From an optimization exercise on the open Yosys and OpenROAD flow, aimed at small area; shortcuts taken in it are not production practice. Function was checked by simulation only, so behaviour that the tests miss may differ from the original. Some runs may be left out. An edit can pass the tests and still lose a function that they never use. With no activity given, the tool overestimates toggling in this design, so its power and IR-drop figures are unreliable.

## flow/design.v

```verilog
module clkdiv (input wire clk,              
               input wire rst,              
               input wire [31:0] divx,
               output reg clk_out,          
               output wire rise);           
    reg [31:0] cnt;
    wire wrap = (cnt >= (divx >> 1));
    assign rise = wrap & ~clk_out;
    always @(posedge clk or posedge rst) begin
        if (rst) begin
            cnt     <= 32'd0;
            clk_out <= 1'b0;
        end
        else if (wrap) begin
            cnt     <= 32'd0;
            clk_out <= ~clk_out;
        end
        else begin
            cnt <= cnt + 1'b1;
        end
    end
endmodule
module div (input wire clk,
            input wire rst,
            input wire [31:0] m,
            input wire [31:0] n,
            output reg [31:0] ans);
    reg [31:0] last_m;
    reg [31:0] last_n;
    reg [31:0] m_cache;
    reg [31:0] n_cache;
    reg [31:0] ans_cache;
    always @(posedge clk or posedge rst) begin
        if (rst) begin
            last_m    <= 0;
            last_n    <= 0;
            m_cache   <= 0;
            n_cache   <= 0;
            ans_cache <= 0;
            ans       <= 0;
        end
        else if (m_cache != 0) begin
            if (m_cache > n_cache) begin
                m_cache   <= m_cache - n_cache;
                ans_cache <= ans_cache + 1;
            end
            else begin
                m_cache <= 0;
                ans     <= ans_cache;
            end
        end
        else if (m != last_m || n != last_n) begin
            ans_cache <= 0;
            m_cache   <= m;
            n_cache   <= n;
            last_m    <= m;
            last_n    <= n;
        end
    end
endmodule
module dac #(parameter CLK_FREQ = 120_000_000,
             parameter AM_WIDTH = 8,
             parameter PWM_FREQ = 500_000)
            (input wire clk,                    
             input wire rst,                    
             input wire [AM_WIDTH-1:0] am,      
             output reg pwm);                   
    localparam ARR = CLK_FREQ / PWM_FREQ - 1;
    reg [31:0] cnt;
    reg [31:0] ccr;
    always @(posedge clk or posedge rst) begin
        if (rst) begin
            cnt <= 1'b0;
            ccr <= 1'b0;
        end
        else begin
            if (cnt >= ARR) begin
                cnt <= 1'b0;
                ccr <= (am * ARR) >> AM_WIDTH;
            end
            else
                cnt <= cnt + 1'b1;
        end
    end
    always @(posedge clk or posedge rst) begin
        if (rst)
            pwm <= 1'b0;
        else
            pwm <= cnt > ccr;
    end
endmodule
module dds #(parameter PLAYER_NUM = 3,
             parameter THETA_WIDTH = 8,
             parameter AM_WIDTH = 8)
            (input wire [THETA_WIDTH*PLAYER_NUM-1:0] theta,
             output wire [AM_WIDTH*PLAYER_NUM-1:0] am);
    reg [AM_WIDTH-1:0] wave_rom [0:(1<<THETA_WIDTH)-1];
    initial $readmemh("dds.mem", wave_rom);
    genvar i;
    generate
    for (i=0; i<PLAYER_NUM; i=i+1)
        assign am[AM_WIDTH*i+:AM_WIDTH] = wave_rom[theta[THETA_WIDTH*i+:THETA_WIDTH]];
    endgenerate
endmodule
module noteid2freq(input wire clk,
                   input wire rst,
                   input wire [7:0] noteid,
                   output reg [15:0] freq);
    localparam C0X1024    = 8372;
    localparam RATIOX1024 = 1085;
    reg [7:0] last_noteid;
    reg [7:0] noteid_cache;
    reg [31:0] freq_cache;
    reg [15:0] i;
    always @(posedge clk or posedge rst) begin
        if (rst) begin
            freq         <= 1'b0;
            last_noteid  <= 1'b0;
            noteid_cache <= 1'b0;
            freq_cache   <= 1'b0;
            i            <= 1'b0;
        end
        else begin
            if (i == 1'b0) begin
                if (noteid != last_noteid) begin
                    if (noteid == 0)
                        freq <= 1'b0;
                    else begin
                        noteid_cache <= noteid;
                        freq_cache   <= C0X1024;
                        i            <= 1'b1;
                    end
                    last_noteid <= noteid;
                end
            end
            else begin
                if (i <= noteid_cache) begin
                    freq_cache <= (freq_cache * RATIOX1024) >> 10;
                    i          <= i + 1'b1;
                end
                else begin
                    freq <= freq_cache >> 10;
                    i    <= 1'b0;
                end
            end
        end
    end
endmodule
module note #(parameter CLK_FREQ = 120_000_000,
              parameter THETA_WIDTH = 8,
              parameter AM_WIDTH = 8)
             (input wire clk,
              input wire rst,
              input wire [7:0] noteid,
              input wire signed [AM_WIDTH-1:0] dds_am,
              output reg [THETA_WIDTH-1:0] theta,
              output reg signed [AM_WIDTH-1:0] am);
    wire [15:0] freq;
    wire [31:0] div_n = (noteid == 0 || freq == 0) ? (CLK_FREQ + 1) : (freq << THETA_WIDTH);
    wire [31:0] clk_theta_divx;
    wire clk_theta_level;
    wire theta_en;
    reg [7:0] last_noteid;
    noteid2freq noteid2freq_u (clk, rst, noteid, freq);
    div div_u (clk, rst, CLK_FREQ, div_n, clk_theta_divx);
    clkdiv clkdiv_u (clk, rst, clk_theta_divx, clk_theta_level, theta_en);
    always @(posedge clk or posedge rst) begin
        if (rst)
            theta <= 1'b0;
        else if (theta_en) begin
            if (theta == (1<<AM_WIDTH)-1)
                theta <= 1'b0;
            else
                theta <= theta + 1'b1;
        end
    end
    always @(posedge clk or posedge rst) begin
        if (rst) begin
            am          <= 1'b0;
            last_noteid <= 1'b0;
        end
        else if (theta_en) begin
            if (noteid != last_noteid)
                last_noteid <= noteid;
            else if (noteid != 0 && freq != 0 && clk_theta_divx != 0)
                am <= dds_am;
            else
                am <= 1'b0;
        end
    end
endmodule
module player #(parameter CLK_FREQ = 120_000_000,
                parameter PLAYER_NUM = 3,
                parameter PWM_FREQ = 500_000,
                parameter THETA_WIDTH = 8,
                parameter AM_WIDTH = 8)
               (input wire clk,                    
                input wire rst,                    
                input wire clk_msg,                
                input wire [7:0] msg,              
                output wire wave);                 
    integer i;
    wire [THETA_WIDTH*PLAYER_NUM-1:0] dds_theta;
    wire [AM_WIDTH*PLAYER_NUM-1:0] dds_am;
    wire signed [AM_WIDTH-1:0] ams [PLAYER_NUM-1:0];
    reg signed [31:0] am_sum;
    wire [31:0] am_div;
    wire [7:0] am = am_div[7:0];
    reg clk_msg_last;
    reg [1:0] sta;
    reg [7:0] handle_note;
    reg [PLAYER_NUM-1:0] handle_i;
    reg [7:0] noteids [PLAYER_NUM-1:0];
    dds dds_u (dds_theta, dds_am);
    genvar g;
    generate
    for(g=0; g<PLAYER_NUM; g=g+1) begin : voice
        note #(.CLK_FREQ(CLK_FREQ)) note_u (clk, rst, noteids[g], dds_am[AM_WIDTH*g+:AM_WIDTH], dds_theta[THETA_WIDTH*g+:THETA_WIDTH], ams[g]);
    end
    endgenerate
    div div_u (clk, rst, am_sum, PLAYER_NUM, am_div);
    dac #(.CLK_FREQ(CLK_FREQ), .PWM_FREQ(PWM_FREQ)) dac_u (clk, rst, am, wave);
    always @(*) begin
        am_sum = ams[0];
        for(i = 1; i<PLAYER_NUM; i = i+1) begin
            am_sum = am_sum + ams[i];
        end
        am_sum = am_sum + (1<<(AM_WIDTH-1)) * PLAYER_NUM;
    end
    always @(posedge clk or posedge rst) begin
        if (rst) begin
            clk_msg_last <= 1'b0;
            sta          <= 2'b00;
            handle_note  <= 1'b0;
            handle_i     <= 1'b0;
            for (i = 0; i<PLAYER_NUM; i = i+1)
                noteids[i] <= 8'b0;
        end
        else begin
            case (sta)
                2'b00: begin
                    if (~clk_msg_last & clk_msg) begin
                        handle_note <= msg[6:0];
                        handle_i    <= 1'b0;
                        if (msg[7:7])
                            sta <= 2'b01;
                        else
                            sta <= 2'b10;
                    end
                    clk_msg_last <= clk_msg;
                end
                2'b01: begin  
                    if (noteids[handle_i] == 8'b0) begin
                        noteids[handle_i] <= handle_note;
                        sta               <= 2'b00;
                    end
                    else if (handle_i == PLAYER_NUM-1)
                        sta <= 2'b00;
                    else
                        handle_i <= handle_i + 1'b1;
                end
                2'b10: begin  
                    if (noteids[handle_i] == handle_note) begin
                        noteids[handle_i] <= 8'b0;
                        sta               <= 2'b00;
                    end
                    else if (handle_i == PLAYER_NUM-1)
                        sta <= 2'b00;
                    else
                        handle_i <= handle_i + 1'b1;
                end
                default: ;
            endcase
        end
    end
endmodule
module keyboard #(parameter CLK_FREQ = 120_000_000,
                  parameter MIN_SHIFT = 3,
                  parameter MAX_SHIFT = 6,
                  parameter SCAN_FREQ = 100)
                 (input wire clk,                    
                  input wire rst,                    
                  input wire [12:0] key,             
                  input wire [1:0] pitch,            
                  output reg clk_msg,                
                  output reg [7:0] msg);             
    wire clk_scan_level, scan_en;
    wire clk_scan_13x_level, scan13_en;
    reg [1:0] sta;
    reg [7:0] scan_i;
    reg [12:0] key_last_sta;
    reg [4:0] shift;
    reg [1:0] pitch_last_sta;
    clkdiv clkdiv_u1 (clk, rst, CLK_FREQ / SCAN_FREQ, clk_scan_level, scan_en);
    clkdiv clkdiv_u2 (clk, rst, CLK_FREQ / (SCAN_FREQ*13), clk_scan_13x_level, scan13_en);
    wire [7:0] msg_num = (shift+1)*12+scan_i;
    wire [7:0] msg_n   = {~key[scan_i], msg_num[6:0]};
    wire [4:0] shift_dn = ((pitch_last_sta[0] & ~pitch[0]) && shift > MIN_SHIFT) ? shift - 1'b1 : shift;
    wire [4:0] shift_n  = ((pitch_last_sta[1] & ~pitch[1]) && shift_dn < MAX_SHIFT) ? shift_dn + 1'b1 : shift_dn;
    always @(posedge clk or posedge rst) begin
        if (rst) begin
            clk_msg      <= 1'b0;
            msg          <= 1'b0;
            sta          <= 0;
            scan_i       <= 1'b0;
            key_last_sta <= 13'b1_111_111_111_111;
        end
        else if (scan13_en) begin
            case (sta)
                2'b00: begin
                    if (key_last_sta[scan_i] != key[scan_i]) begin
                        msg                  <= msg_n;
                        key_last_sta[scan_i] <= key[scan_i];
                        sta                  <= 2'b01;
                    end
                    if (scan_i == 12)
                        scan_i <= 1'b0;
                    else
                        scan_i <= scan_i + 1'b1;
                end
                2'b01: begin
                    clk_msg <= 1'b1;
                    sta     <= 2'b10;
                end
                2'b10: begin
                    clk_msg <= 1'b0;
                    sta     <= 2'b00;
                end
                default: ;
            endcase
        end
    end
    always @(posedge clk or posedge rst) begin
        if (rst) begin
            shift          <= 5'd4;
            pitch_last_sta <= 2'b11;
        end
        else if (scan_en) begin
            shift          <= shift_n;
            pitch_last_sta <= pitch;
        end
    end
endmodule
module autoplay #(parameter CLK_FREQ = 120_000_000,
                  parameter TICK_FREQ = 1000,
                  parameter MUSIC_LEN = 1394,
                  parameter MS_PER_BEATX64 = 9)
                 (input wire clk,
                  input wire rst,
                  input wire en,
                  output reg clk_msg,
                  output reg [7:0] msg);
    wire clk_tick_level, tick_rise;
    wire play_en = en & tick_rise;
    reg [15:0] music [0:MUSIC_LEN-1];
    initial $readmemh("music.mem", music);
    reg [1:0] sta;
    reg [15:0] ms;
    reg [15:0] i;
    clkdiv clkdiv_u (clk, rst, CLK_FREQ / TICK_FREQ, clk_tick_level, tick_rise);
    wire [15:0] entry  = music[i];
    wire [15:0] ms_inc = ms + 1'b1;
    always @(posedge clk or posedge rst) begin
        if (rst) begin
            clk_msg <= 1'b0;
            msg     <= 1'b0;
            sta     <= 2'b00;
            ms      <= 1'b0;
            i       <= 1'b0;
        end
        else if (play_en) begin
            ms <= ms_inc;
            case (sta)
                2'b00: begin
                    if (ms_inc > entry[15:8] * MS_PER_BEATX64) begin
                        msg <= entry[7:0];
                        i   <= (i == MUSIC_LEN-1) ? 1'b0 : i + 1'b1;
                        ms  <= 1'b0;
                        sta <= 2'b01;
                    end
                end
                2'b01: begin
                    clk_msg <= 1'b1;
                    sta     <= 2'b11;
                end
                2'b11: begin
                    clk_msg <= 1'b0;
                    sta     <= 2'b00;
                end
                default: ;
            endcase
        end
    end
endmodule
module segment (input wire [7:0] noteid,
                output wire [8:0] seg1,
                output wire [8:0] seg2);
    function [8:0] mask;
        input [31:0] d;
        begin
            case (d)
                0: mask = 9'h3f;
                1: mask = 9'h06;
                2: mask = 9'h5b;
                3: mask = 9'h4f;
                4: mask = 9'h66;
                5: mask = 9'h6d;
                6: mask = 9'h7d;
                7: mask = 9'h07;
                8: mask = 9'h7f;
                9: mask = 9'h6f;
                default: mask = 9'h00;
            endcase
        end
    endfunction
    assign seg1 = (noteid == 0) ? 9'b0 : mask((noteid*103)>>10);  
    assign seg2 = (noteid == 0) ? 9'b0 : mask(noteid%10);         
endmodule
module piano #(parameter CLK_FREQ  = 120_000_000,
               parameter SCAN_FREQ = 10_000,
               parameter TICK_FREQ = 6_000_000)
              (input wire clk,                       
               input wire rst_n,                     
               input wire [12:0] key,                
               input wire [1:0] pitch,               
               input wire switch_sel,                    
               input wire autoplay_n,                
               output wire buzzer,                   
               output wire speaker,                  
               output wire [8:0] seg1,               
               output wire [8:0] seg2);              
    wire rst = ~rst_n;
    wire wave;
    assign buzzer  = ~switch_sel ? wave : 1'b0;
    assign speaker = switch_sel ? wave : 1'b0;
    reg mode;
    wire clk_msg1;
    wire [7:0] msg1;
    keyboard #(.CLK_FREQ(CLK_FREQ), .SCAN_FREQ(SCAN_FREQ)) keyboard_u (clk, rst, key, pitch, clk_msg1, msg1);
    wire clk_msg2;
    wire [7:0] msg2;
    autoplay #(.CLK_FREQ(CLK_FREQ), .TICK_FREQ(TICK_FREQ)) autoplay_u (clk, rst, mode, clk_msg2, msg2);
    wire clk_msg   = mode ? clk_msg2 : clk_msg1;
    wire [7:0] msg = mode ? msg2 : msg1;
    player #(.CLK_FREQ(CLK_FREQ)) player_u (clk, rst, clk_msg, msg, wave);
    always @(posedge clk or posedge rst) begin
        if (rst)
            mode <= 1'b0;
        else if (~autoplay_n)
            mode <= 1'b1;
    end
    reg [7:0] noteid;
    reg clk_msg_q;
    segment segment_u (noteid, seg1, seg2);
    always @(posedge clk or posedge rst) begin
        if (rst) begin
            noteid    <= 1'b0;
            clk_msg_q <= 1'b0;
        end
        else begin
            clk_msg_q <= clk_msg;
            if (clk_msg & ~clk_msg_q & msg[7])
                noteid <= msg[6:0];
        end
    end
endmodule
```

## flow/dds.mem

```
00
0E
1C
28
34
3F
48
4F
55
59
5C
5E
60
60
61
61
61
62
63
64
65
66
67
69
6A
6B
6C
6D
6E
6F
70
72
73
74
76
77
79
7B
7C
7D
7E
7F
7F
7F
7E
7D
7C
7B
79
78
77
75
74
73
73
72
72
71
71
70
70
6F
6E
6D
6C
6B
6A
69
68
66
65
64
62
60
5F
5C
5A
58
55
52
4F
4C
49
46
43
40
3D
3B
39
37
35
34
33
32
31
31
30
30
2F
2F
2F
2E
2D
2C
2B
2A
28
26
23
21
1E
1A
17
13
10
0C
09
05
03
00
FE
FD
FC
FC
FC
FD
FE
FF
00
01
02
03
04
04
04
03
02
00
FD
FB
F7
F4
F0
ED
E9
E6
E2
DF
DD
DA
D8
D6
D5
D4
D3
D2
D1
D1
D1
D0
D0
CF
CF
CE
CD
CC
CB
C9
C7
C5
C3
C0
BD
BA
B7
B4
B1
AE
AB
A8
A6
A4
A1
A0
9E
9C
9B
9A
98
97
96
95
94
93
92
91
90
90
8F
8F
8E
8E
8D
8D
8C
8B
89
88
87
85
84
83
82
81
81
81
82
83
84
85
87
89
8A
8C
8D
8E
90
91
92
93
94
95
96
97
99
9A
9B
9C
9D
9E
9F
9F
9F
A0
A0
A2
A4
A7
AB
B1
B8
C1
CC
D8
E4
F2
```

## flow/music.mem

```
00BC
00C1
3A41
003C
06C5
3F45
41BC
00C1
3F41
003C
01C5
3F45
41BC
00C1
3F41
003C
01C5
3F45
01B9
00BC
00C1
7341
003C
0039
0DC1
1D41
03C3
1D43
03C5
1D45
03C1
1D41
03C8
5648
0AC5
1D45
03C3
3F43
01C8
3F48
01C3
3F43
01C1
2041
00BE
203E
00C5
5F45
01C1
2041
00C0
7F40
01C0
3F40
01BE
3F3E
01C0
3F40
01C1
1D41
03C3
1D43
03BC
3A3C
06C1
3A41
06C3
1D43
03C5
1D45
03C6
3A46
06C6
1D46
03C5
1D45
03C3
1D43
03C1
1D41
03C3
7343
0DC1
1D41
03C3
2043
00C5
2045
00C1
2041
00C8
5F48
01C5
2045
00C0
00C3
3F43
0040
01C8
3A48
06C3
3A43
06C1
1D41
03BE
1D3E
03BE
3A3E
06C0
1D40
03C1
1D41
03BC
733C
2DBC
203C
00BE
3F3E
01C0
3F40
01C1
2041
00C3
2043
00BC
3F3C
01C1
3F41
01C3
2043
00C5
2045
00BE
00C1
00C6
3A46
0041
003E
06C6
1D46
03C5
1D45
03C3
1D43
03C1
1D41
03C1
FA41
46C5
1D45
03C6
2046
00C5
00C8
3F48
0045
01C3
00C8
3F48
0043
01C1
00C8
3F48
0041
01C0
00C8
3F48
0040
01C8
2048
00CA
204A
00C8
2048
00C6
2046
00C1
00C5
3A45
0041
06C0
00C5
3A45
0040
06BE
00C5
3A45
003E
06BC
00C5
3A45
003C
06C5
1D45
03C6
2046
00C5
2045
00C3
2043
00C1
3F41
01C1
3F41
01C1
2041
00C0
2040
00BE
3F3E
01C0
3A40
06C0
1D40
03C1
1D41
03C3
3A43
06C3
1D43
03C5
1D45
03C3
1D43
03C5
1D45
03C0
00C3
7343
0040
0DC1
00C5
1D45
0041
03C3
00C6
1D46
0043
03C5
00C8
3A48
0045
06C3
00C8
3A48
0043
06C1
00C8
3A48
0041
06C0
00C8
3A48
0040
06C8
1D48
03CA
1D4A
03C8
1D48
03C6
1D46
03C1
00C5
3A45
0041
06C0
00C5
3A45
0040
06BE
00C5
3A45
003E
06BC
00C5
1D45
003C
03C6
1D46
03C5
1D45
03C3
1D43
03C1
1D41
03C0
1D40
03BE
3A3E
06BE
1D3E
03C0
1D40
03C1
1D41
03C3
1D43
03BC
3A3C
06C1
3A41
06C3
1D43
03C5
1D45
03C3
5643
0AC3
1D43
03C3
1D43
03C1
1D41
03C1
FF41
8DCD
204D
00CF
204F
00D1
2051
00CD
204D
00D4
5F54
01D1
2051
00CF
3F4F
01D4
3A54
06CF
3A4F
06CD
074D
01CF
084F
00CD
104D
00CA
204A
00D1
5F51
01CD
204D
00C8
00CC
7F4C
0048
01CD
204D
00CC
204C
00CA
3F4A
01CC
3F4C
01CD
1D4D
03CF
1D4F
03C8
3A48
06CD
3A4D
06CF
1D4F
03D1
1D51
03D2
3A52
06D2
1D52
03D1
1D51
03CF
1D4F
03CD
1D4D
03CC
00CF
734F
004C
0DCD
204D
00CF
204F
00D1
2051
00CD
204D
00D4
5F54
01D1
1D51
03CF
3A4F
06D4
3A54
06CF
3A4F
06CD
074D
01CF
084F
00CD
0E4D
02CA
1D4A
03CA
3A4A
06CC
1D4C
03CD
1D4D
03C8
7348
0DC8
3F48
01C6
00CA
3F4A
0046
01CC
3F4C
01CD
204D
00CF
204F
00C8
3F48
01CD
3F4D
01CF
204F
00D1
2051
08D2
39D2
0752
1952
00D1
2051
00CF
204F
00CD
204D
00CD
FF4D
8DC5
2045
00C6
2046
00C8
2048
20C8
2048
20C8
3A48
06C8
2048
20C8
1048
10CA
104A
10C8
2048
00C6
2046
00C5
2045
20C5
2045
20C5
3A45
06C5
2045
20C5
1045
10C6
1046
10C5
2045
00C3
2043
00C1
2041
20C1
2041
20C1
2041
00C0
2040
00BE
3A3E
06C0
2040
20C0
2040
00C1
2041
00C3
2043
20C3
2043
00C5
2045
00C3
2043
00C5
2045
00C3
3A43
46C5
2045
00C6
2046
00C8
2048
20C8
2048
20C8
2048
20C8
2048
20C8
1048
10CA
104A
10C8
20C6
1D46
0348
00C5
2045
20C5
2045
20C5
3A45
06C5
1045
10C6
1046
10C5
1045
10C3
1043
10C1
1041
10C0
1040
50BE
1D3E
03C0
1D40
03C1
1D41
03C3
1D43
03BC
3A3C
06C1
3A41
06C3
1D43
03C5
1D45
03C3
7343
0DC3
1D43
03C1
1D41
03C1
FF41
CDC1
2041
00C3
2043
00C5
2045
00C8
2048
00CD
1D4D
03CF
1D4F
03D1
2051
00CD
204D
00D4
5F54
01D1
2051
00CF
3F4F
01D4
3A54
06CF
3A4F
06C5
00CD
1D4D
0045
03CA
1D4A
03D1
5651
0ACD
1D4D
03CC
734C
0DCC
3F4C
01CA
3F4A
01CC
3F4C
01CD
204D
00CF
204F
00C8
3F48
01CD
3F4D
01CF
204F
00D1
2051
00CA
02CD
02D2
3C4A
01D2
014D
0252
1D52
00D1
2051
00CF
204F
00CD
204D
00C8
00CC
00CF
7F4F
004C
0048
01CD
204D
00CF
204F
00D1
2051
00CD
204D
00D4
5F54
01D1
2051
00CF
3F4F
01D4
3F54
01CF
3F4F
01CD
074D
01CF
084F
00CD
104D
00CA
204A
00CA
3F4A
01CC
204C
00CD
204D
00C8
7F48
21C8
2048
00CA
3F4A
01CC
3F4C
01CD
1D4D
03CF
1D4F
03C8
3A48
06CD
3A4D
06CF
1D4F
03D1
1D51
03CA
02CD
02D2
364A
024D
0252
03D2
1D52
03D1
1D51
03CF
1D4F
03CD
1D4D
03CD
FA4D
46D1
2051
00D2
2052
00D1
00D4
3F54
0051
01CF
00D4
3F54
004F
01CD
00D4
3A54
004D
06CC
00D4
3A54
004C
06CC
00D4
1D54
004C
03CD
00D6
1D56
004D
03CC
00D4
1D54
004C
03CA
00D2
1D52
004A
03CD
00D1
3A51
004D
06CC
00D1
3A51
004C
06CA
00D1
3A51
004A
06C8
00CC
00D1
3A51
004C
0048
06C8
00CC
00D1
2051
004C
0048
00CA
00D2
2052
004A
00C8
00D1
2051
0048
00C6
00CF
204F
0046
00CD
3F4D
01CD
3A4D
06CD
1D4D
03CC
1D4C
03CA
3A4A
06CC
3A4C
06CC
1D4C
03CD
1D4D
07CF
3A4F
03CF
1D4F
03D1
1D51
03CF
1D4F
03D1
1D51
03C8
00CC
00CF
734F
004C
0048
0DD1
1D51
03D2
1D52
03D1
00D4
3F54
0051
01CF
00D4
3F54
004F
01CD
00D4
3F54
004D
01CC
00D4
3F54
004C
01D4
2054
00D6
1D56
03D4
1D54
03D2
1D52
03CD
00D1
3A51
004D
06CC
00D1
3A51
004C
06CA
00D1
3A51
004A
06D1
1D51
03D2
1D52
03D1
1D51
03CF
1D4F
03CD
1D4D
03CC
1D4C
03CA
3F4A
01CA
204A
00CC
204C
00CD
204D
00CF
204F
00C8
3F48
01CD
3F4D
01CF
1D4F
03D1
1D51
03CA
02CD
02D2
534A
024D
0252
06D1
1D51
03CF
1D4F
03CD
1D4D
03C5
02C8
02CD
B045
0248
024D
09C1
2041
00C3
2043
00C5
2045
00C8
2048
00CD
204D
00CF
204F
00D1
5F51
01D4
2054
00D9
2059
00DB
205B
00E0
7360
0DC1
2041
00C3
2043
00C5
2045
00C1
2041
00C8
5F48
01C5
1D45
03C3
3A43
06C8
3A48
06C3
3A43
0AC1
1CBE
0141
1C3E
03C5
5645
0AC1
1D41
03BC
00C0
7340
003C
0DC1
1D41
03C0
1D40
03BE
3F3E
01C0
3F40
01C1
1D41
03C3
1D43
03BC
3A3C
06C1
3A41
06C3
1D43
03C5
1D45
07C6
3A46
02C6
1D46
03C5
1D45
03C3
1D43
03C1
1D41
03BC
02C0
02C3
703C
0240
0243
09C1
1D41
03C3
2043
00C5
2045
00C1
2041
00C8
5F48
01C5
1D45
03C3
3F43
01C8
3F48
01C3
3F43
01C1
2041
00BE
203E
00BE
3F3E
01C0
2040
00C1
2041
00BC
7F3C
01BC
3F3C
01BA
00BE
3F3E
003A
01C0
3F40
01C1
2041
00C3
2043
00BC
3F3C
01C1
3F41
21C0
1D40
03BA
00BE
3F3E
003A
01C0
3F40
01C1
2041
00C3
2043
00BC
7F3C
01C1
2041
00C0
2040
00BA
00BE
3F3E
003A
01C0
3F40
01C1
1D41
03C3
1D43
03BC
3A3C
06C1
3A41
06C3
1D43
03C5
1D45
03BE
02C1
02C6
353E
0241
0246
02C6
1D46
03C5
1D45
03C3
1D43
03C1
1D41
03C1
B341
0DC1
1D41
03C3
1D43
03C5
1D45
03C8
1D48
03CD
1D4D
03CF
1D4F
03CF
02D1
02D4
6F4F
0251
0254
49C1
2041
00C3
2043
00C5
2045
00C8
2048
00CD
00D1
2051
004D
00CF
00D2
2052
004F
00D1
00D4
3F54
0051
01CF
00D4
3F54
004F
01CD
00D4
3F54
004D
01CC
00CF
00D4
3F54
004F
004C
01CC
00D4
2054
004C
00CD
00D6
2056
004D
00D4
2054
00D2
2052
00CD
00D1
3F51
004D
01CC
00D1
3F51
004C
01CA
00D1
3F51
004A
01C8
00D1
3F51
0048
01C8
00D1
2051
0048
00CA
00D2
2052
004A
00C8
00D1
2051
0048
00C6
00CF
204F
0046
00CA
00CD
3F4D
004A
01CA
00CD
3F4D
004A
01CA
00CD
204D
004A
00C8
00CC
204C
0048
00C6
00CA
3F4A
0046
01C8
00CC
3F4C
0048
01C8
00CC
204C
0048
00CA
00CD
204D
004A
00C6
00CA
00CF
3A4F
004A
0046
06CF
1D4F
03D1
1D51
03CF
1D4F
03D1
1D51
03C8
00CC
00CF
734F
004C
0048
0DCD
00D1
2051
004D
00CF
00D2
2052
004F
00D1
00D4
3F54
0051
01CF
00D4
3A54
004F
06CD
00D4
3A54
004D
06CC
00CF
00D4
3A54
004F
004C
06CC
00CF
00D4
1D54
004F
004C
03CD
00D6
1D56
004D
03CC
00D4
1D54
004C
03CA
00D2
1D52
004A
03CD
00D1
3A51
004D
06CC
00D1
3A51
004C
06D1
3A51
06C8
00D1
2051
0048
00CA
00D2
2052
004A
00C8
00D1
2051
0048
00C6
00CF
204F
0046
00C5
00CD
204D
0045
00C3
00CC
204C
0043
00C1
00CA
3F4A
0041
01CA
204A
00CC
204C
00CD
1D4D
03CF
1D4F
03C8
3A48
06CD
3A4D
06CF
1D4F
03D1
1D51
03C6
03CA
02CF
6E46
034A
024F
08C6
03CF
1A46
034F
00CD
1D4D
03C5
03C8
02CD
AE45
0348
024D
08C1
1D41
03C3
2043
00C5
2045
00C8
2048
00CD
204D
00CF
204F
C0C1
1D41
03C3
2043
00C5
2045
00C8
2048
00CD
204D
00D4
2054
00CF
03D1
02D4
02D9
AC4F
0351
0254
0259
```

## flow/run.sh

```bash
#!/bin/bash
# synth_recipe.tcl (not shown) runs the flow's synth.tcl, then flattens the netlist and writes it again
# the make line also repeats each setting of config.mk as NAME=value (left out here)
make -C /OpenROAD-flow-scripts/flow DESIGN_CONFIG=/design/flow/config.mk WORK_HOME=/design/flow/orfs CLKGATE_MAP_FILE= SYNTH_SCRIPT=/design/flow/synth_recipe.tcl finish
```

## flow/config.mk

```make
export PLATFORM = sky130hd
export DESIGN_NAME = piano
export DESIGN_NICKNAME = piano
export VERILOG_FILES = /design/flow/design.v
export SDC_FILE = /design/flow/constraint.sdc
export NUM_CORES = 4
export LEC_CHECK = 0
export CAP_MARGIN = 20
export CORE_MARGIN = 2
export CORE_UTILIZATION = 40
export SLEW_MARGIN = 20
export SYNTH_MEMORY_MAX_BITS = 65536
```

## flow/constraint.sdc

```tcl
create_clock -name core_clock -period 10.0 [get_ports {clk}]
set_input_delay 2.0000 -clock core_clock [delete_from_list [all_inputs] [get_ports {clk}]]
set_output_delay 2.0000 -clock core_clock [all_outputs]
set_load 0.01 [all_outputs]
```

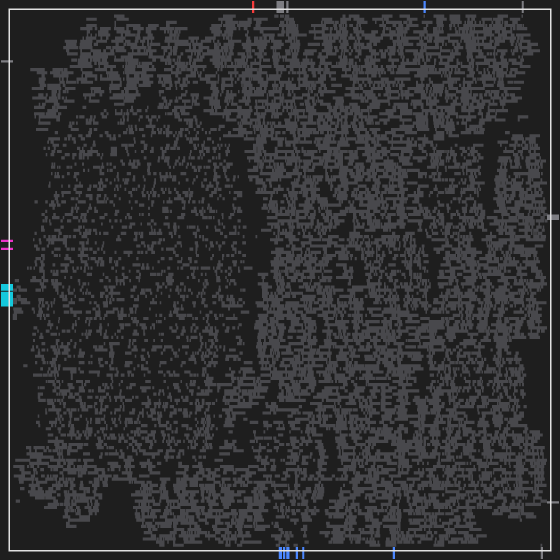
Figure 1: run 1, pin placement.
Pins as bars across the die edge, other pins in gray.
Key: key = cyan [pins 13, direction input, edge left]; pitch = magenta [pins 2, direction input, edge left]; autoplay_n = red [pins 1, direction input, edge top]; seg2 = blue [pins 9, direction output, edge 8 bottom, 1 top]
All pins by edge: 16 left, 10 top, 9 bottom, 4 right.

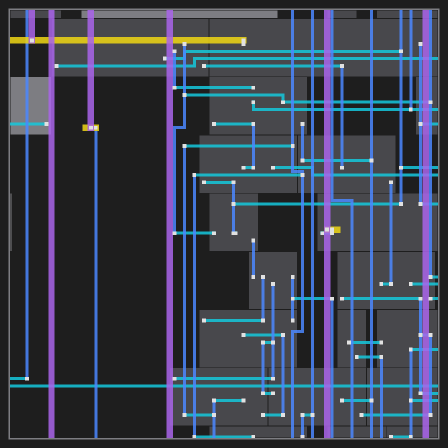
Figure 2: run 1, zoomed window.
Window x 223 to 243, y 130 to 150 µm. Cells in gray, sequential cells in the stronger gray; small squares are vias.
Key: metal 1 = cyan; metal 2 = blue; metal 3 = yellow; metal 4 = purple
Most frequent: ha_1 (9). Sequential cells in the window: 0. 15 logic cells have their middle in the window.

==> reports/qor.yml, run 1 <==
status: "timing/DRC/antenna clean"
io_buffer_count: 34
cts_setup_buffers: 0
drv_cap: 0
post_cts_resized: 0
setup_viol: 0
fin_area_um2: 94300
wl_per_cell_um: 26.8
synth_top_family_by_area: "compound AO/OA/AOI/OAI gates"
cts_max_path_buffers: 3
clkSinkCount: 1028
ctsHtreeMaxLevel: 3
max_freq_mhz: 111
viasPerCell: 6.19
synth_compound_area_frac: 0.211
maxSlewViolCount: 0
grt_pass1_wl_mm: 518
layout_commonest_cell: "nand2_1"
worstPathRequired_ns: 10.62
worstSetupPathType: "flip-flop to flip-flop"
wirelength_mm: 347
avgSynthCellArea_um2: 8.52
cp-start-kind: "flip-flop"
final_hold_viol_count: 0
hp-class: "flip-flop to flip-flop"
layout-drive-gt1-share: 0.0807
async_reset_ff_frac: 1.00
crit_path_end_kind: "flip-flop"
postCtsHoldBufs: 0
rsz0062_at_grt: "false"
chipWidth_um: 466
final_cell_mix: "nand2_1, dfrtp_1, nor2_1, o21ai_0, ha_1"
placed_cell_area_um2: 90000
syn_area_um2: 85500
ys_seq_elements: 1028
start_util: 0.403
drt_iter0_drc: 9027
synth_xor_area_frac: 0.0516
gp_congestion: 1.09
worst_pin_slew_ns: 1.28
num_rows: 169
finalCoreUtilization: 0.444
cts_buffers: 119
grt_usage: 0.314
multi_input_comb_area_um2: 55800
num_vias: 80000
synth_cell_types: 119
grt_pass1_vias: 78800
critPathTopFamily: "compound AO/OA/AOI/OAI gates"
core_um2: 212000
overflow: 0
area_delta_synth_final_pct: 10.3
drt_pass1_iterations: 7
cp_num_buf_inv: 3
cp.arrival_ns: 9.61
crit_top_cell: "o21ai_0"
fin_tns_setup_ns: 0
nets: 11100
fill_cells: 21000
antenna_found_initial: 24
clock_skew_ns: 0.0969
die_height_um: 466
critPathSlowestCell: "dfrtp_2"
synth_ff_type: "dfrtp_1"
slew_headroom: 0.140
synth.yosys.seq_area_share: 0.301
io_pins: 39
worst_hold_slack_ns: 0.450
clkTransAtPathRegs_ns: 0.06
cts_tree: "done"
min_period_ns: 8.99
regArea_um2: 25800
cp_max_fo: 21
netlist_instances: 10000
ant_nets: 0
drc: 0
synthMuxAreaShare: 0.0288
slowest_delay_ns: 0.77
yosysWarningCount: 13
die_area_um2: 217000
hpwl_mm: 247
grt_max_degree: 142
synth_edf_count: 0
clk_root_buffer_cell: "clkbuf_16"
period_share: 0.899
synth_fa_ha_area_frac: 0.181
clk_latency_ns: 0.79
synthSimpleGateAreaFrac: 0.173
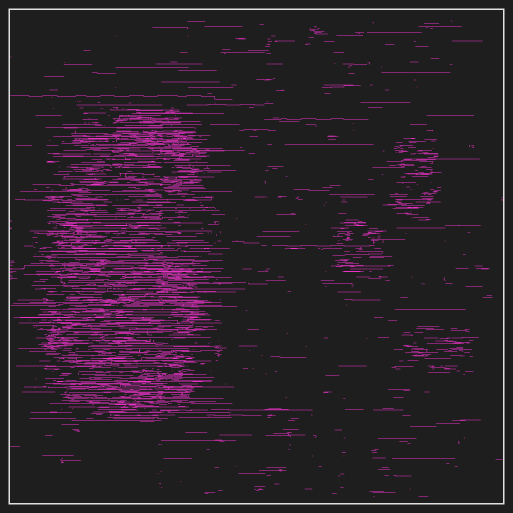
Figure 3: run 1, metal 3.
The layer carries 30.8 mm of wire. The wires run mostly horizontal.

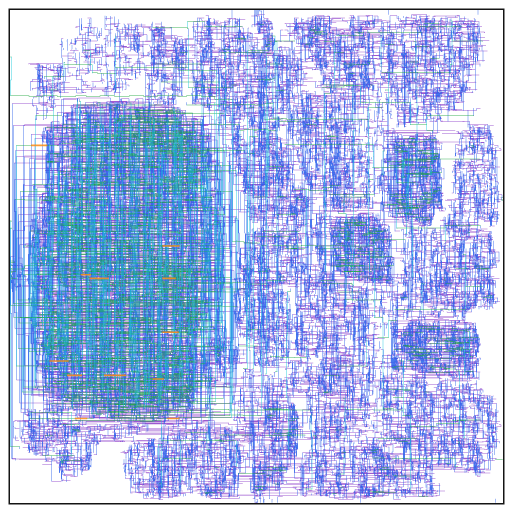
Figure 4: run 1, signal wires by layer.
Key: metal 3 = green [wire length 30.8 mm]; metal 1 = purple [wire length 139 mm]; metal 4 = cyan [wire length 25.7 mm]; metal 5 = orange [wire length 157 µm]; metal 2 = blue [wire length 151 mm]

run 1: worst register-to-register path: cells and delay by family, from the launching register on:
kind,cells,cell delay (ns)
flops,1,0.77
mux,1,0.27
buf+inv,3,1.21
xor+xnor,2,0.27
compound gates,14,2.89
fa+ha+maj,4,1.59
simple gates,7,1.80
run 1: final cells by class:
class                      instances  share of cell area
inverter                         581              0.0231
multi-input combinational       7917               0.592
antenna                            9            0.000239
tap                             2821              0.0374
timing repair buffer             328              0.0294
sequential                      1028               0.273
clock buffer                     159              0.0353
clock inverter                    65             0.00953
run 1: per-stage QoR:
stage / setup WS (ns) / instances
final: 1.01 / 12900
after global routing: 0.686 / 12900
after CTS: 1.18 / 12900
after detailed placement: 1.42 / 12700
after global placement: 1.17 / 12700
after floorplan: 2.62 / 10200
run 1: cell families after synthesis:
logic type	after synthesis
buf+inv	1208
compound gates	2824
other cells	1
simple gates	3207
mux	191
xor+xnor	499
fa+ha+maj	1074
flops	1028
run 1: routing by layer:
| layer | wire length [µm] | part of all wire | track usage |
|---|---|---|---|
| met1 | 139000 | 0.40 | 0.399 |
| met2 | 151000 | 0.43 | 0.479 |
| met3 | 30800 | 0.089 | 0.0752 |
| met4 | 25700 | 0.074 | 0.196 |
| met5 | 156 | 0.00045 | 0 |
run 1: synth_stat cells, drive strengths merged, types with 217 or more instances:
cell type | number | area share
fa | 267 | 0.063
clkbuf | 507 | 0.022
xnor2 | 280 | 0.029
ha | 806 | 0.12
nand2 | 1011 | 0.044
inv | 573 | 0.025
nor2 | 953 | 0.042
o21ai | 879 | 0.052
nand3 | 246 | 0.014
nor3 | 233 | 0.014
a21oi | 649 | 0.038
dfrtp | 1012 | 0.30
xor2 | 217 | 0.022
run 1: flip-flops by register name, summed over array words and instances (netlist names), 32 cells and up:
name	count
player_u.voice.note_u.div_u.n_cache	39
player_u.voice.note_u.noteid2freq_u.i	48
player_u.dac_u.cnt	32
player_u.voice.note_u.clkdiv_u.cnt	96
player_u.voice.note_u.noteid2freq_u.freq	36
player_u.voice.note_u.div_u.ans_cache	96
player_u.div_u.m_cache	32
player_u.voice.note_u.div_u.ans	96
autoplay_u.clkdiv_u.cnt	32
player_u.voice.note_u.div_u.m_cache	96
player_u.voice.note_u.noteid2freq_u.freq_cache	66
keyboard_u.clkdiv_u2.cnt	32
keyboard_u.clkdiv_u1.cnt	32
run 1: final timing paths:
kind / startpoint / endpoint / slack [ns] / cells after the start
min reg2reg: autoplay_u.sta[1] / autoplay_u.sta[0] / 0.45 / 1
max reg2reg: autoplay_u.i[0] / autoplay_u.i[14] / 1.01 / 31
min in group asynchronous: rst_n / player_u.voice[1].note_u.div_u.ans_cache[9] / 1.19 / 1
max: autoplay_u.i[0] / autoplay_u.i[14] / 1.01 / 31
min: autoplay_u.sta[1] / autoplay_u.sta[0] / 0.45 / 1
max in group asynchronous: rst_n / keyboard_u.clkdiv_u1.cnt[21] / 6.72 / 3
Figure 5. IR drop over the die (run 1).
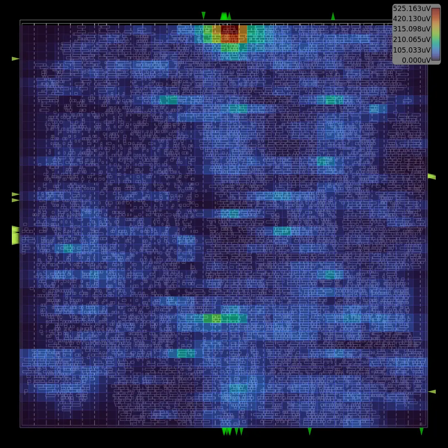

==> run 2: too many edits to list; what changed since run 1 <==
flow/design.v: 466 -> 2030 lines; modules unchanged: 0
  timebase: new, 28 lines
  div3: new, 33 lines
  dac: edited, 31 -> 24 lines
  wrom: new, 135 lines
  qrom: new, 56 lines
  note: edited, 43 -> 97 lines
  autoplay: edited, 51 -> 44 lines
  player: edited, 85 -> 53 lines
  keyboard: edited, 67 -> 54 lines
  srom: new, 1401 lines
  segrom: new, 56 lines
  piano: edited, 48 -> 49 lines
  removed: clkdiv, div, dds, noteid2freq, segment
==> module timebase as of run 2 <==
module timebase (input wire clk,
                 input wire rst,
                 output wire tick_en,
                 output wire scan13_en,
                 output wire scan_en);
    reg [4:0] c22;
    reg [5:0] c42;
    reg [12:0] c6001;
    assign tick_en   = (c22 == 5'd10);
    assign scan13_en = (c22 == 5'd21) && (c42 == 6'd20);
    assign scan_en   = (c6001 == 13'd6000) && !c22[0];
    always @(posedge clk or posedge rst) begin
        if (rst) begin
            c22   <= 5'd0;
            c42   <= 6'd0;
            c6001 <= 13'd0;
        end
        else begin
            if (c22 == 5'd21) begin
                c22 <= 5'd0;
                c42 <= (c42 == 6'd41) ? 6'd0 : c42 + 1'b1;
            end
            else
                c22 <= c22 + 1'b1;
            c6001 <= (c6001 == 13'd6000) ? 13'd0 : c6001 + 1'b1;
        end
    end
endmodule
==> module qrom as of run 2 <==
module qrom (input wire [5:0] a, output reg [11:0] d);
    always @(*) begin
        case (a)
            6'd1: d = 12'd3578;
            6'd2: d = 12'd3372;
            6'd3: d = 12'd3188;
            6'd4: d = 12'd3004;
            6'd5: d = 12'd2840;
            6'd6: d = 12'd2678;
            6'd7: d = 12'd2533;
            6'd8: d = 12'd2391;
            6'd9: d = 12'd2253;
            6'd10: d = 12'd2121;
            6'd11: d = 12'd2003;
            6'd12: d = 12'd1890;
            6'd13: d = 12'd1789;
            6'd14: d = 12'd1686;
            6'd15: d = 12'd1588;
            6'd16: d = 12'd1502;
            6'd17: d = 12'd1416;
            6'd18: d = 12'd1335;
            6'd19: d = 12'd1260;
            6'd20: d = 12'd1189;
            6'd21: d = 12'd1124;
            6'd22: d = 12'd1060;
            6'd23: d = 12'd999;
            6'd24: d = 12'd945;
            6'd25: d = 12'd891;
            6'd26: d = 12'd841;
            6'd27: d = 12'd793;
            6'd28: d = 12'd748;
            6'd29: d = 12'd707;
            6'd30: d = 12'd666;
            6'd31: d = 12'd629;
            6'd32: d = 12'd594;
            6'd33: d = 12'd560;
            6'd34: d = 12'd529;
            6'd35: d = 12'd499;
            6'd36: d = 12'd471;
            6'd37: d = 12'd444;
            6'd38: d = 12'd419;
            6'd39: d = 12'd396;
            6'd40: d = 12'd373;
            6'd41: d = 12'd352;
            6'd42: d = 12'd332;
            6'd43: d = 12'd314;
            6'd44: d = 12'd296;
            6'd45: d = 12'd279;
            6'd46: d = 12'd264;
            6'd47: d = 12'd249;
            6'd48: d = 12'd235;
            6'd49: d = 12'd222;
            default: d = 12'd0;
        endcase
    end
endmodule
==> module dac as of run 2 <==
module dac (input wire clk,
            input wire rst,
            input wire [7:0] am,
            output reg pwm);
    reg [7:0] cnt;
    reg [7:0] ccr;
    wire [15:0] prod = am * 8'd239;
    always @(posedge clk or posedge rst) begin
        if (rst) begin
            cnt <= 8'd0;
            ccr <= 8'd0;
            pwm <= 1'b0;
        end
        else begin
            if (cnt == 8'd239) begin
                cnt <= 8'd0;
                ccr <= prod[15:8];
            end
            else
                cnt <= cnt + 1'b1;
            pwm <= cnt > ccr;
        end
    end
endmodule
==> module segrom as of run 2 <==
module segrom (input wire [5:0] a, output reg [17:0] d);
    always @(*) begin
        case (a)
            6'd1: d = 18'd52351;
            6'd2: d = 18'd52335;
            6'd3: d = 18'd55871;
            6'd4: d = 18'd55814;
            6'd5: d = 18'd55899;
            6'd6: d = 18'd55887;
            6'd7: d = 18'd55910;
            6'd8: d = 18'd55917;
            6'd9: d = 18'd55933;
            6'd10: d = 18'd55815;
            6'd11: d = 18'd55935;
            6'd12: d = 18'd55919;
            6'd13: d = 18'd64063;
            6'd14: d = 18'd64006;
            6'd15: d = 18'd64091;
            6'd16: d = 18'd64079;
            6'd17: d = 18'd64102;
            6'd18: d = 18'd64109;
            6'd19: d = 18'd64125;
            6'd20: d = 18'd64007;
            6'd21: d = 18'd64127;
            6'd22: d = 18'd64111;
            6'd23: d = 18'd3647;
            6'd24: d = 18'd3590;
            6'd25: d = 18'd3675;
            6'd26: d = 18'd3663;
            6'd27: d = 18'd3686;
            6'd28: d = 18'd3693;
            6'd29: d = 18'd3709;
            6'd30: d = 18'd3591;
            6'd31: d = 18'd3711;
            6'd32: d = 18'd3695;
            6'd33: d = 18'd65087;
            6'd34: d = 18'd65030;
            6'd35: d = 18'd65115;
            6'd36: d = 18'd65103;
            6'd37: d = 18'd65126;
            6'd38: d = 18'd65133;
            6'd39: d = 18'd65149;
            6'd40: d = 18'd65031;
            6'd41: d = 18'd65151;
            6'd42: d = 18'd65135;
            6'd43: d = 18'd56895;
            6'd44: d = 18'd56838;
            6'd45: d = 18'd56923;
            6'd46: d = 18'd56911;
            6'd47: d = 18'd56934;
            6'd48: d = 18'd56941;
            6'd49: d = 18'd56957;
            default: d = 18'd0;
        endcase
    end
endmodule
==> module keyboard as of run 2 <==
module keyboard (input wire clk,
                 input wire rst,
                 input wire scan13_en,
                 input wire scan_en,
                 input wire [12:0] key,
                 input wire [1:0] pitch,
                 output wire strobe,
                 output reg on,
                 output reg [5:0] code);
    reg [1:0] sta;
    reg [3:0] scan_i;
    reg [12:0] key_last;
    reg [1:0] shift;           
    reg [1:0] pitch_last;
    assign strobe = sta[1];
    wire [1:0] shift_dn = ((pitch_last[0] & ~pitch[0]) && shift != 2'd0) ? shift - 1'b1 : shift;
    wire [1:0] shift_n  = ((pitch_last[1] & ~pitch[1]) && shift_dn != 2'd3) ? shift_dn + 1'b1 : shift_dn;
    always @(posedge clk or posedge rst) begin
        if (rst) begin
            sta      <= 2'd0;
            scan_i   <= 4'd0;
            key_last <= 13'h1fff;
        end
        else if (scan13_en) begin
            case (sta)
                2'd0: begin
                    if (key_last[scan_i] != key[scan_i]) begin
                        key_last[scan_i] <= key[scan_i];
                        sta              <= 2'd1;
                    end
                    scan_i <= (scan_i == 4'd12) ? 4'd0 : scan_i + 1'b1;
                end
                2'd1: sta <= 2'd2;
                default: sta <= 2'd0;
            endcase
        end
    end
    always @(posedge clk) begin
        if (scan13_en && sta == 2'd0 && key_last[scan_i] != key[scan_i]) begin
            on   <= ~key[scan_i];
            code <= {shift, 2'b00} * 3 + scan_i + 1'b1;
        end
    end
    always @(posedge clk or posedge rst) begin
        if (rst) begin
            shift      <= 2'd1;
            pitch_last <= 2'b11;
        end
        else if (scan_en) begin
            shift      <= shift_n;
            pitch_last <= pitch;
        end
    end
endmodule
==> module wrom as of run 2 <==
module wrom (input wire [6:0] a, output reg [7:0] d);
    always @(*) begin
        case (a)
            7'd0: d = 8'd0;
            7'd1: d = 8'd14;
            7'd2: d = 8'd28;
            7'd3: d = 8'd40;
            7'd4: d = 8'd52;
            7'd5: d = 8'd63;
            7'd6: d = 8'd72;
            7'd7: d = 8'd79;
            7'd8: d = 8'd85;
            7'd9: d = 8'd89;
            7'd10: d = 8'd92;
            7'd11: d = 8'd94;
            7'd12: d = 8'd96;
            7'd13: d = 8'd96;
            7'd14: d = 8'd97;
            7'd15: d = 8'd97;
            7'd16: d = 8'd97;
            7'd17: d = 8'd98;
            7'd18: d = 8'd99;
            7'd19: d = 8'd100;
            7'd20: d = 8'd101;
            7'd21: d = 8'd102;
            7'd22: d = 8'd103;
            7'd23: d = 8'd105;
            7'd24: d = 8'd106;
            7'd25: d = 8'd107;
            7'd26: d = 8'd108;
            7'd27: d = 8'd109;
            7'd28: d = 8'd110;
            7'd29: d = 8'd111;
            7'd30: d = 8'd112;
            7'd31: d = 8'd114;
            7'd32: d = 8'd115;
            7'd33: d = 8'd116;
            7'd34: d = 8'd118;
            7'd35: d = 8'd119;
            7'd36: d = 8'd121;
            7'd37: d = 8'd123;
            7'd38: d = 8'd124;
            7'd39: d = 8'd125;
            7'd40: d = 8'd126;
            7'd41: d = 8'd127;
            7'd42: d = 8'd127;
            7'd43: d = 8'd127;
            7'd44: d = 8'd126;
            7'd45: d = 8'd125;
            7'd46: d = 8'd124;
            7'd47: d = 8'd123;
            7'd48: d = 8'd121;
            7'd49: d = 8'd120;
            7'd50: d = 8'd119;
            7'd51: d = 8'd117;
            7'd52: d = 8'd116;
            7'd53: d = 8'd115;
            7'd54: d = 8'd115;
            7'd55: d = 8'd114;
            7'd56: d = 8'd114;
            7'd57: d = 8'd113;
            7'd58: d = 8'd113;
            7'd59: d = 8'd112;
            7'd60: d = 8'd112;
            7'd61: d = 8'd111;
            7'd62: d = 8'd110;
            7'd63: d = 8'd109;
            7'd64: d = 8'd108;
            7'd65: d = 8'd107;
            7'd66: d = 8'd106;
            7'd67: d = 8'd105;
            7'd68: d = 8'd104;
            7'd69: d = 8'd102;
            7'd70: d = 8'd101;
            7'd71: d = 8'd100;
            7'd72: d = 8'd98;
            7'd73: d = 8'd96;
            7'd74: d = 8'd95;
            7'd75: d = 8'd92;
            7'd76: d = 8'd90;
            7'd77: d = 8'd88;
            7'd78: d = 8'd85;
            7'd79: d = 8'd82;
            7'd80: d = 8'd79;
            7'd81: d = 8'd76;
            7'd82: d = 8'd73;
            7'd83: d = 8'd70;
            7'd84: d = 8'd67;
            7'd85: d = 8'd64;
            7'd86: d = 8'd61;
            7'd87: d = 8'd59;
            7'd88: d = 8'd57;
            7'd89: d = 8'd55;
            7'd90: d = 8'd53;
            7'd91: d = 8'd52;
            7'd92: d = 8'd51;
            7'd93: d = 8'd50;
            7'd94: d = 8'd49;
            7'd95: d = 8'd49;
            7'd96: d = 8'd48;
            7'd97: d = 8'd48;
            7'd98: d = 8'd47;
            7'd99: d = 8'd47;
            7'd100: d = 8'd47;
            7'd101: d = 8'd46;
            7'd102: d = 8'd45;
            7'd103: d = 8'd44;
            7'd104: d = 8'd43;
            7'd105: d = 8'd42;
            7'd106: d = 8'd40;
            7'd107: d = 8'd38;
            7'd108: d = 8'd35;
            7'd109: d = 8'd33;
            7'd110: d = 8'd30;
            7'd111: d = 8'd26;
            7'd112: d = 8'd23;
            7'd113: d = 8'd19;
            7'd114: d = 8'd16;
            7'd115: d = 8'd12;
            7'd116: d = 8'd9;
            7'd117: d = 8'd5;
            7'd118: d = 8'd3;
            7'd119: d = 8'd0;
            7'd120: d = 8'd254;
            7'd121: d = 8'd253;
            7'd122: d = 8'd252;
            7'd123: d = 8'd252;
            7'd124: d = 8'd252;
            7'd125: d = 8'd253;
            7'd126: d = 8'd254;
            7'd127: d = 8'd255;
            default: d = 8'd0;
        endcase
    end
endmodule
==> module note as of run 2 <==
module note (input wire clk,
             input wire rst,
             input wire [5:0] nid,
             output reg signed [7:0] am);
    reg [5:0] lastn;
    reg [5:0] fcode;
    reg [6:0] k;
    always @(posedge clk or posedge rst) begin
        if (rst) begin
            lastn <= 6'd0;
            fcode <= 6'd0;
            k     <= 7'd0;
        end
        else if (k == 7'd0) begin
            if (nid != lastn) begin
                if (nid == 6'd0)
                    fcode <= 6'd0;
                else
                    k <= {1'b0, nid} + 7'd48;
                lastn <= nid;
            end
        end
        else begin
            k <= k - 1'b1;
            if (k == 7'd1)
                fcode <= lastn;
        end
    end
    wire [5:0] ncode = (nid == 6'd0) ? 6'd0 : fcode;
    reg [5:0] lastc;
    reg busy;
    reg [11:0] acnt;
    reg [10:0] hdiv;           
    wire [11:0] qv;
    qrom qrom_u (lastc, qv);
    always @(posedge clk or posedge rst) begin
        if (rst) begin
            lastc <= 6'd0;
            busy  <= 1'b0;
            hdiv  <= 11'd0;
        end
        else if (busy) begin
            if (acnt == qv) begin
                busy <= 1'b0;
                hdiv <= acnt[11:1];
            end
        end
        else if (ncode != lastc) begin
            busy  <= 1'b1;
            lastc <= ncode;
        end
    end
    always @(posedge clk) begin
        if (busy)
            acnt <= acnt + 1'b1;
        else
            acnt <= 12'd0;
    end
    reg [10:0] cnt;
    reg clk_out;
    wire wrap = (cnt >= hdiv);
    wire theta_en = wrap & ~clk_out;
    always @(posedge clk or posedge rst) begin
        if (rst) begin
            cnt     <= 11'd0;
            clk_out <= 1'b0;
        end
        else if (wrap) begin
            cnt     <= 11'd0;
            clk_out <= ~clk_out;
        end
        else
            cnt <= cnt + 1'b1;
    end
    reg [7:0] theta;
    reg [5:0] lastid;
    wire [6:0] waddr = theta[7] ? (7'd0 - theta[6:0]) : theta[6:0];
    wire [7:0] wv;
    wrom wrom_u (waddr, wv);
    wire [7:0] sample = theta[7] ? (8'd0 - wv) : wv;
    always @(posedge clk or posedge rst) begin
        if (rst) begin
            theta  <= 8'd0;
            am     <= 8'd0;
            lastid <= 6'd0;
        end
        else if (theta_en) begin
            theta <= theta + 1'b1;
            if (nid != lastid)
                lastid <= nid;
            else if (nid != 6'd0 && fcode != 6'd0 && hdiv != 11'd0)
                am <= sample;
            else
                am <= 8'd0;
        end
    end
endmodule
==> module player as of run 2 <==
module player (input wire clk,
               input wire rst,
               input wire rise,            
               input wire mode,            
               input wire kon,
               input wire [5:0] kcode,
               input wire aon,
               input wire [5:0] acode,
               output wire wave);
    reg [1:0] pos;             
    reg src;
    reg [5:0] nid0, nid1, nid2;
    wire on = src ? aon : kon;
    wire [5:0] code = src ? acode : kcode;
    wire [5:0] cur = (pos == 2'd1) ? nid0 : (pos == 2'd2) ? nid1 : nid2;
    wire hit = on ? (cur == 6'd0) : (cur == code);
    wire [5:0] wval = on ? code : 6'd0;
    always @(posedge clk or posedge rst) begin
        if (rst) begin
            pos  <= 2'd0;
            src  <= 1'b0;
            nid0 <= 6'd0;
            nid1 <= 6'd0;
            nid2 <= 6'd0;
        end
        else if (pos == 2'd0) begin
            if (rise) begin
                pos <= 2'd1;
                src <= mode;
            end
        end
        else begin
            if (hit) begin
                pos <= 2'd0;
                case (pos)
                    2'd1: nid0 <= wval;
                    2'd2: nid1 <= wval;
                    default: nid2 <= wval;
                endcase
            end
            else
                pos <= (pos == 2'd3) ? 2'd0 : pos + 1'b1;
        end
    end
    wire signed [7:0] am0, am1, am2;
    note voice0 (clk, rst, nid0, am0);
    note voice1 (clk, rst, nid1, am1);
    note voice2 (clk, rst, nid2, am2);
    wire [9:0] am_sum = {{2{am0[7]}}, am0} + {{2{am1[7]}}, am1} + {{2{am2[7]}}, am2} + 10'd384;
    wire [7:0] am;
    div3 div3_u (clk, rst, am_sum, am);
    dac dac_u (clk, rst, am, wave);
endmodule
==> module autoplay as of run 2 <==
module autoplay (input wire clk,
                 input wire rst,
                 input wire play_en,
                 output wire strobe,
                 output wire on,
                 output wire [5:0] code);
    reg [1:0] sta;
    reg [7:0] q;
    reg [3:0] r;
    reg [10:0] i;
    wire [14:0] entry;
    srom srom_u (i, entry);
    assign strobe = sta[1];
    assign on     = entry[6];
    assign code   = entry[5:0];
    always @(posedge clk or posedge rst) begin
        if (rst) begin
            sta <= 2'd0;
            q   <= 8'd0;
            r   <= 4'd0;
            i   <= 11'd0;
        end
        else if (play_en) begin
            if (r == 4'd8) begin
                r <= 4'd0;
                q <= q + 1'b1;
            end
            else
                r <= r + 1'b1;
            case (sta)
                2'd0: if (q == entry[14:7]) begin
                    q   <= 8'd0;
                    r   <= 4'd0;
                    sta <= 2'd1;
                end
                2'd1: sta <= 2'd3;
                default: begin
                    sta <= 2'd0;
                    i   <= (i == 11'd1393) ? 11'd0 : i + 1'b1;
                end
            endcase
        end
    end
endmodule
==> module div3 as of run 2 <==
module div3 (input wire clk,
             input wire rst,
             input wire [9:0] m,
             output reg [7:0] ans);
    reg [9:0] lastm;
    reg [9:0] mc;
    reg [7:0] ac;
    always @(posedge clk or posedge rst) begin
        if (rst) begin
            lastm <= 10'd0;
            mc    <= 10'd0;
            ans   <= 8'd0;
        end
        else if (mc != 10'd0) begin
            if (mc > 10'd3)
                mc <= mc - 10'd3;
            else begin
                mc  <= 10'd0;
                ans <= ac;
            end
        end
        else if (m != lastm) begin
            mc    <= m;
            lastm <= m;
        end
    end
    always @(posedge clk) begin
        if (mc != 10'd0)
            ac <= ac + 1'b1;
        else
            ac <= 8'd0;
    end
endmodule
==> module piano as of run 2 <==
module piano (input wire clk,
              input wire rst_n,
              input wire [12:0] key,
              input wire [1:0] pitch,
              input wire switch_sel,
              input wire autoplay_n,
              output wire buzzer,
              output wire speaker,
              output wire [8:0] seg1,
              output wire [8:0] seg2);
    wire rst = ~rst_n;
    wire tick_en, scan13_en, scan_en;
    timebase timebase_u (clk, rst, tick_en, scan13_en, scan_en);
    reg mode;
    always @(posedge clk or posedge rst) begin
        if (rst)
            mode <= 1'b0;
        else if (~autoplay_n)
            mode <= 1'b1;
    end
    wire kstrobe, kon;
    wire [5:0] kcode;
    keyboard keyboard_u (clk, rst, scan13_en, scan_en, key, pitch, kstrobe, kon, kcode);
    wire astrobe, aon;
    wire [5:0] acode;
    autoplay autoplay_u (clk, rst, mode & tick_en, astrobe, aon, acode);
    wire strobe = mode ? astrobe : kstrobe;
    wire mon = mode ? aon : kon;
    wire [5:0] mcode = mode ? acode : kcode;
    reg strobe_q;
    wire rise = strobe & ~strobe_q;
    reg [5:0] disp;
    always @(posedge clk or posedge rst) begin
        if (rst) begin
            disp     <= 6'd0;
            strobe_q <= 1'b0;
        end
        else begin
            strobe_q <= strobe;
            if (rise & mon)
                disp <= mcode;
        end
    end
    segrom segrom_u (disp, {seg1, seg2});
    wire wave;
    player player_u (clk, rst, rise, mode, kon, kcode, aon, acode, wave);
    assign buzzer  = ~switch_sel & wave;
    assign speaker = switch_sel & wave;
endmodule
removed: flow/dds.mem
removed: flow/music.mem
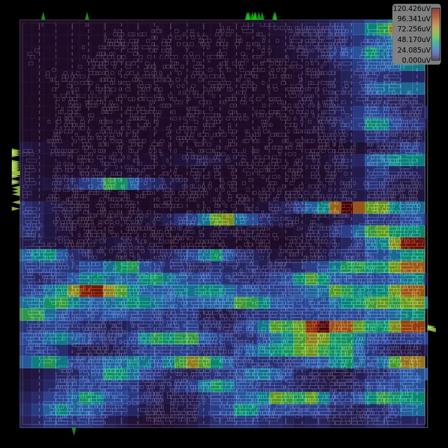
Figure 6: run 2, IR drop over the die.

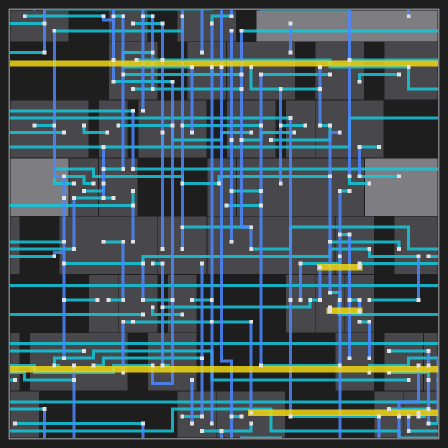
Figure 7: run 2, zoomed window.
Window x 161 to 181, y 93 to 113 µm. Cells in gray, sequential cells in the stronger gray; small squares are vias.
Key: metal 2 = blue; metal 3 = yellow; metal 1 = cyan
Sequential cells in the window: 1. 38 logic cells have their middle in the window. Most frequent: inv_1 (4), xnor2_1 (4). Netlist names of flops here include player_u.voice1.theta (1).

==> run 2 against run 1 <==
Net effect:
- still clean
- core utilization shrank 1.4 points
- clock skew shrank 0.049 ns
- die area shrank 46%
- setup slack gained 2.4 ns
- critical path type unchanged
- critical endpoint is now autoplay_u.r[1]
==> reports/qor.yml, run 2 <==
clkSinkCount: 410
worstSetupPathType: "flip-flop to flip-flop"
final_cell_mix: "nand2_1, o21ai_0, nor2_1, a21oi_1, dfrtp_1"
yosysWarningCount: 12
worst_slack_ns: 3.44
drt_iter0_drc: 8734
finalCoreUtilization: 0.430
worst_pin_slew_ns: 1.39
ys_seq_elements: 410
use_met3: 0.213
cts_setup_buffers: 0
drt_pass1_iterations: 17
antenna_found_initial: 39
setup_viol: 0
layout_commonest_cell: "nand2_1"
largestRegisters: "keyboard_u.key_last (13), timebase_u.c6001 (13)"
async_reset_ff_frac: 0.876
hp-class: "flip-flop to flip-flop"
synthSimpleGateAreaFrac: 0.208
min_period_ns: 6.56
grt_usage: 0.417
wl_per_cell_um: 34.5
status: "timing/DRC/antenna clean"
synthMuxAreaShare: 0.0474
regToRegSetupSlack_ns: 3.44
ys_top_cells_by_area: "dfrtp_1, ha_1, o21ai_0"
cp-start-kind: "flip-flop"
io_pins: 39
avgSynthCellArea_um2: 7.64
place_ws_ns: 3.82
drv_cap: 0
wirelength_mm: 252
holdPathStages: 2
cts_max_path_buffers: 3
chipWidth_um: 343
hpwl_mm: 171
cp.arrival_ns: 7.06
met2_usage: 0.545
ant_nets: 0
overflow: 0
clk_latency_ns: 0.68
synth.yosys.seq_area_share: 0.220
area_delta_synth_final_pct: 6.90
fin_tns_setup_ns: 0
num_vias: 52300
rsz0062_at_grt: "false"
final_hold_viol_count: 0
synth_cell_types: 121
synth_xor_area_frac: 0.0622
clock_skew_ns: 0.0477
placed_cell_area_um2: 47000
cp_max_fo: 26
max_freq_mhz: 153
clk_root_buffer_cell: "clkbuf_16"
die_height_um: 343
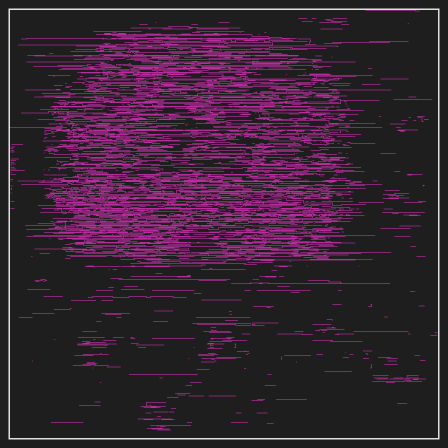
Figure 8: run 2, metal 3.
The longest straight run is 209 µm. The layer holds 15% of the routed length. The wires run mostly horizontal.

-- run 2: cell count changes in the layout (fill, tap and decap cells not counted), moves of 91 or more --
cell     previous run  this run
ha_1              804       257
nor2_1            936       459
conb_1            122         4
nor3_1            227       136
nand2_1          1004       523
inv_1             565       233
dfrtp_1          1000       335
a21oi_1           645       428
fa_1              267        29
o21ai_0           858       494
a21o_1            132        36
xnor2_1           279       156
-- run 2: cell type report --
class	count	area, µm²	share of cell area
Clock inverter	20	283	0.00577
Tap cell	1512	1890	0.0386
Sequential cell	410	10100	0.206
Antenna cell	50	125	0.00255
Multi-Input combinational cell	4770	32200	0.657
Timing Repair Buffer	232	1930	0.0393
Clock buffer	75	1540	0.0314
Inverter	246	926	0.0189
-- run 2: worst paths after layout --
| check | startpoint | endpoint |
|---|---|---|
| min in group asynchronous | rst_n | player_u.voice0.cnt[1] |
| max | autoplay_u.i[0] | autoplay_u.r[1] |
| min | keyboard_u.key_last[8] | keyboard_u.key_last[8] |
| min reg2reg | keyboard_u.key_last[8] | keyboard_u.key_last[8] |
| max reg2reg | autoplay_u.i[0] | autoplay_u.r[1] |
| max in group asynchronous | rst_n | autoplay_u.i[3] |
-- run 2: per-stage QoR --
stage / std cells
5_1_grt: 7269
3_5_place_dp: 7165
2_1_floorplan: 6002
6_report: 7315
4_1_cts: 7260
3_3_place_gp: 7163
-- run 2: cell families (layout without fill, tap and decap cells) --
logic type | after synthesis | after routing
AOI/OAI and AO/OA | 2034 | 2034
buffers and inverters | 822 | 573
and+or+nand+nor | 1947 | 1947
muxes | 170 | 170
DFF | 410 | 410
xor gates and xnor gates | 324 | 324
adders and majority gates | 291 | 291
other | 1 | 54
-- run 2: metal layers --
layer / up-vias / share of wire / wire [µm]
met5: - / 0.0014 / 351
met1: 25000 / 0.39 / 98100
li1: 21600 / - / -
met3: 1441 / 0.15 / 36600
met4: 24 / 0.089 / 22500
met2: 4138 / 0.38 / 94800
-- run 2: critical path, stage by stage, from the launching register on --
cell and delay (ns):
dfrtp_2 0.50, clkinv_1 0.09, buf_4 0.25, ha_1 0.93
buf_4 0.50, nor3b_1 0.52, buf_4 0.27, a21oi_1 0.25
o21ai_0 0.25, nand3_1 0.13, o41a_1 0.34, a221oi_1 0.85
o21ai_0 0.22, a21oi_2 0.16, nand4_1 0.17, nor3_2 0.82
a211oi_1 0.09

## separate check: timing with driven ports
How much do the figures lean on ideal ports? The routed layouts below were timed once more, with nothing changed but the port constraints.
Step 1 sets driving cells, clkbuf_16 on the clock port and buf_2 on the other inputs (assumed; they add their load-dependent delay and slew).
Step 2 also shifts input and output timing later by t, the mid clock arrival at the registers, as if the neighbouring blocks saw the same clock.
Three values: no drivers, after step 1, after step 2; two values: the first two.
run	shift t [ns]	slack for setup (ns)	hold slack, ns	worst register clock-pin slew, ns	worst data-port slew with drivers (ns)
run 1	0.824	1.013 / 1.013 / 1.013	0.450 / 0.450 / 0.450	0.08 / 0.08	0.18
run 2	0.734	3.444 / 3.444 / 3.444	0.468 / 0.468 / 0.468	0.08 / 0.08	0.05
After both steps setup and hold are still met in every run listed.
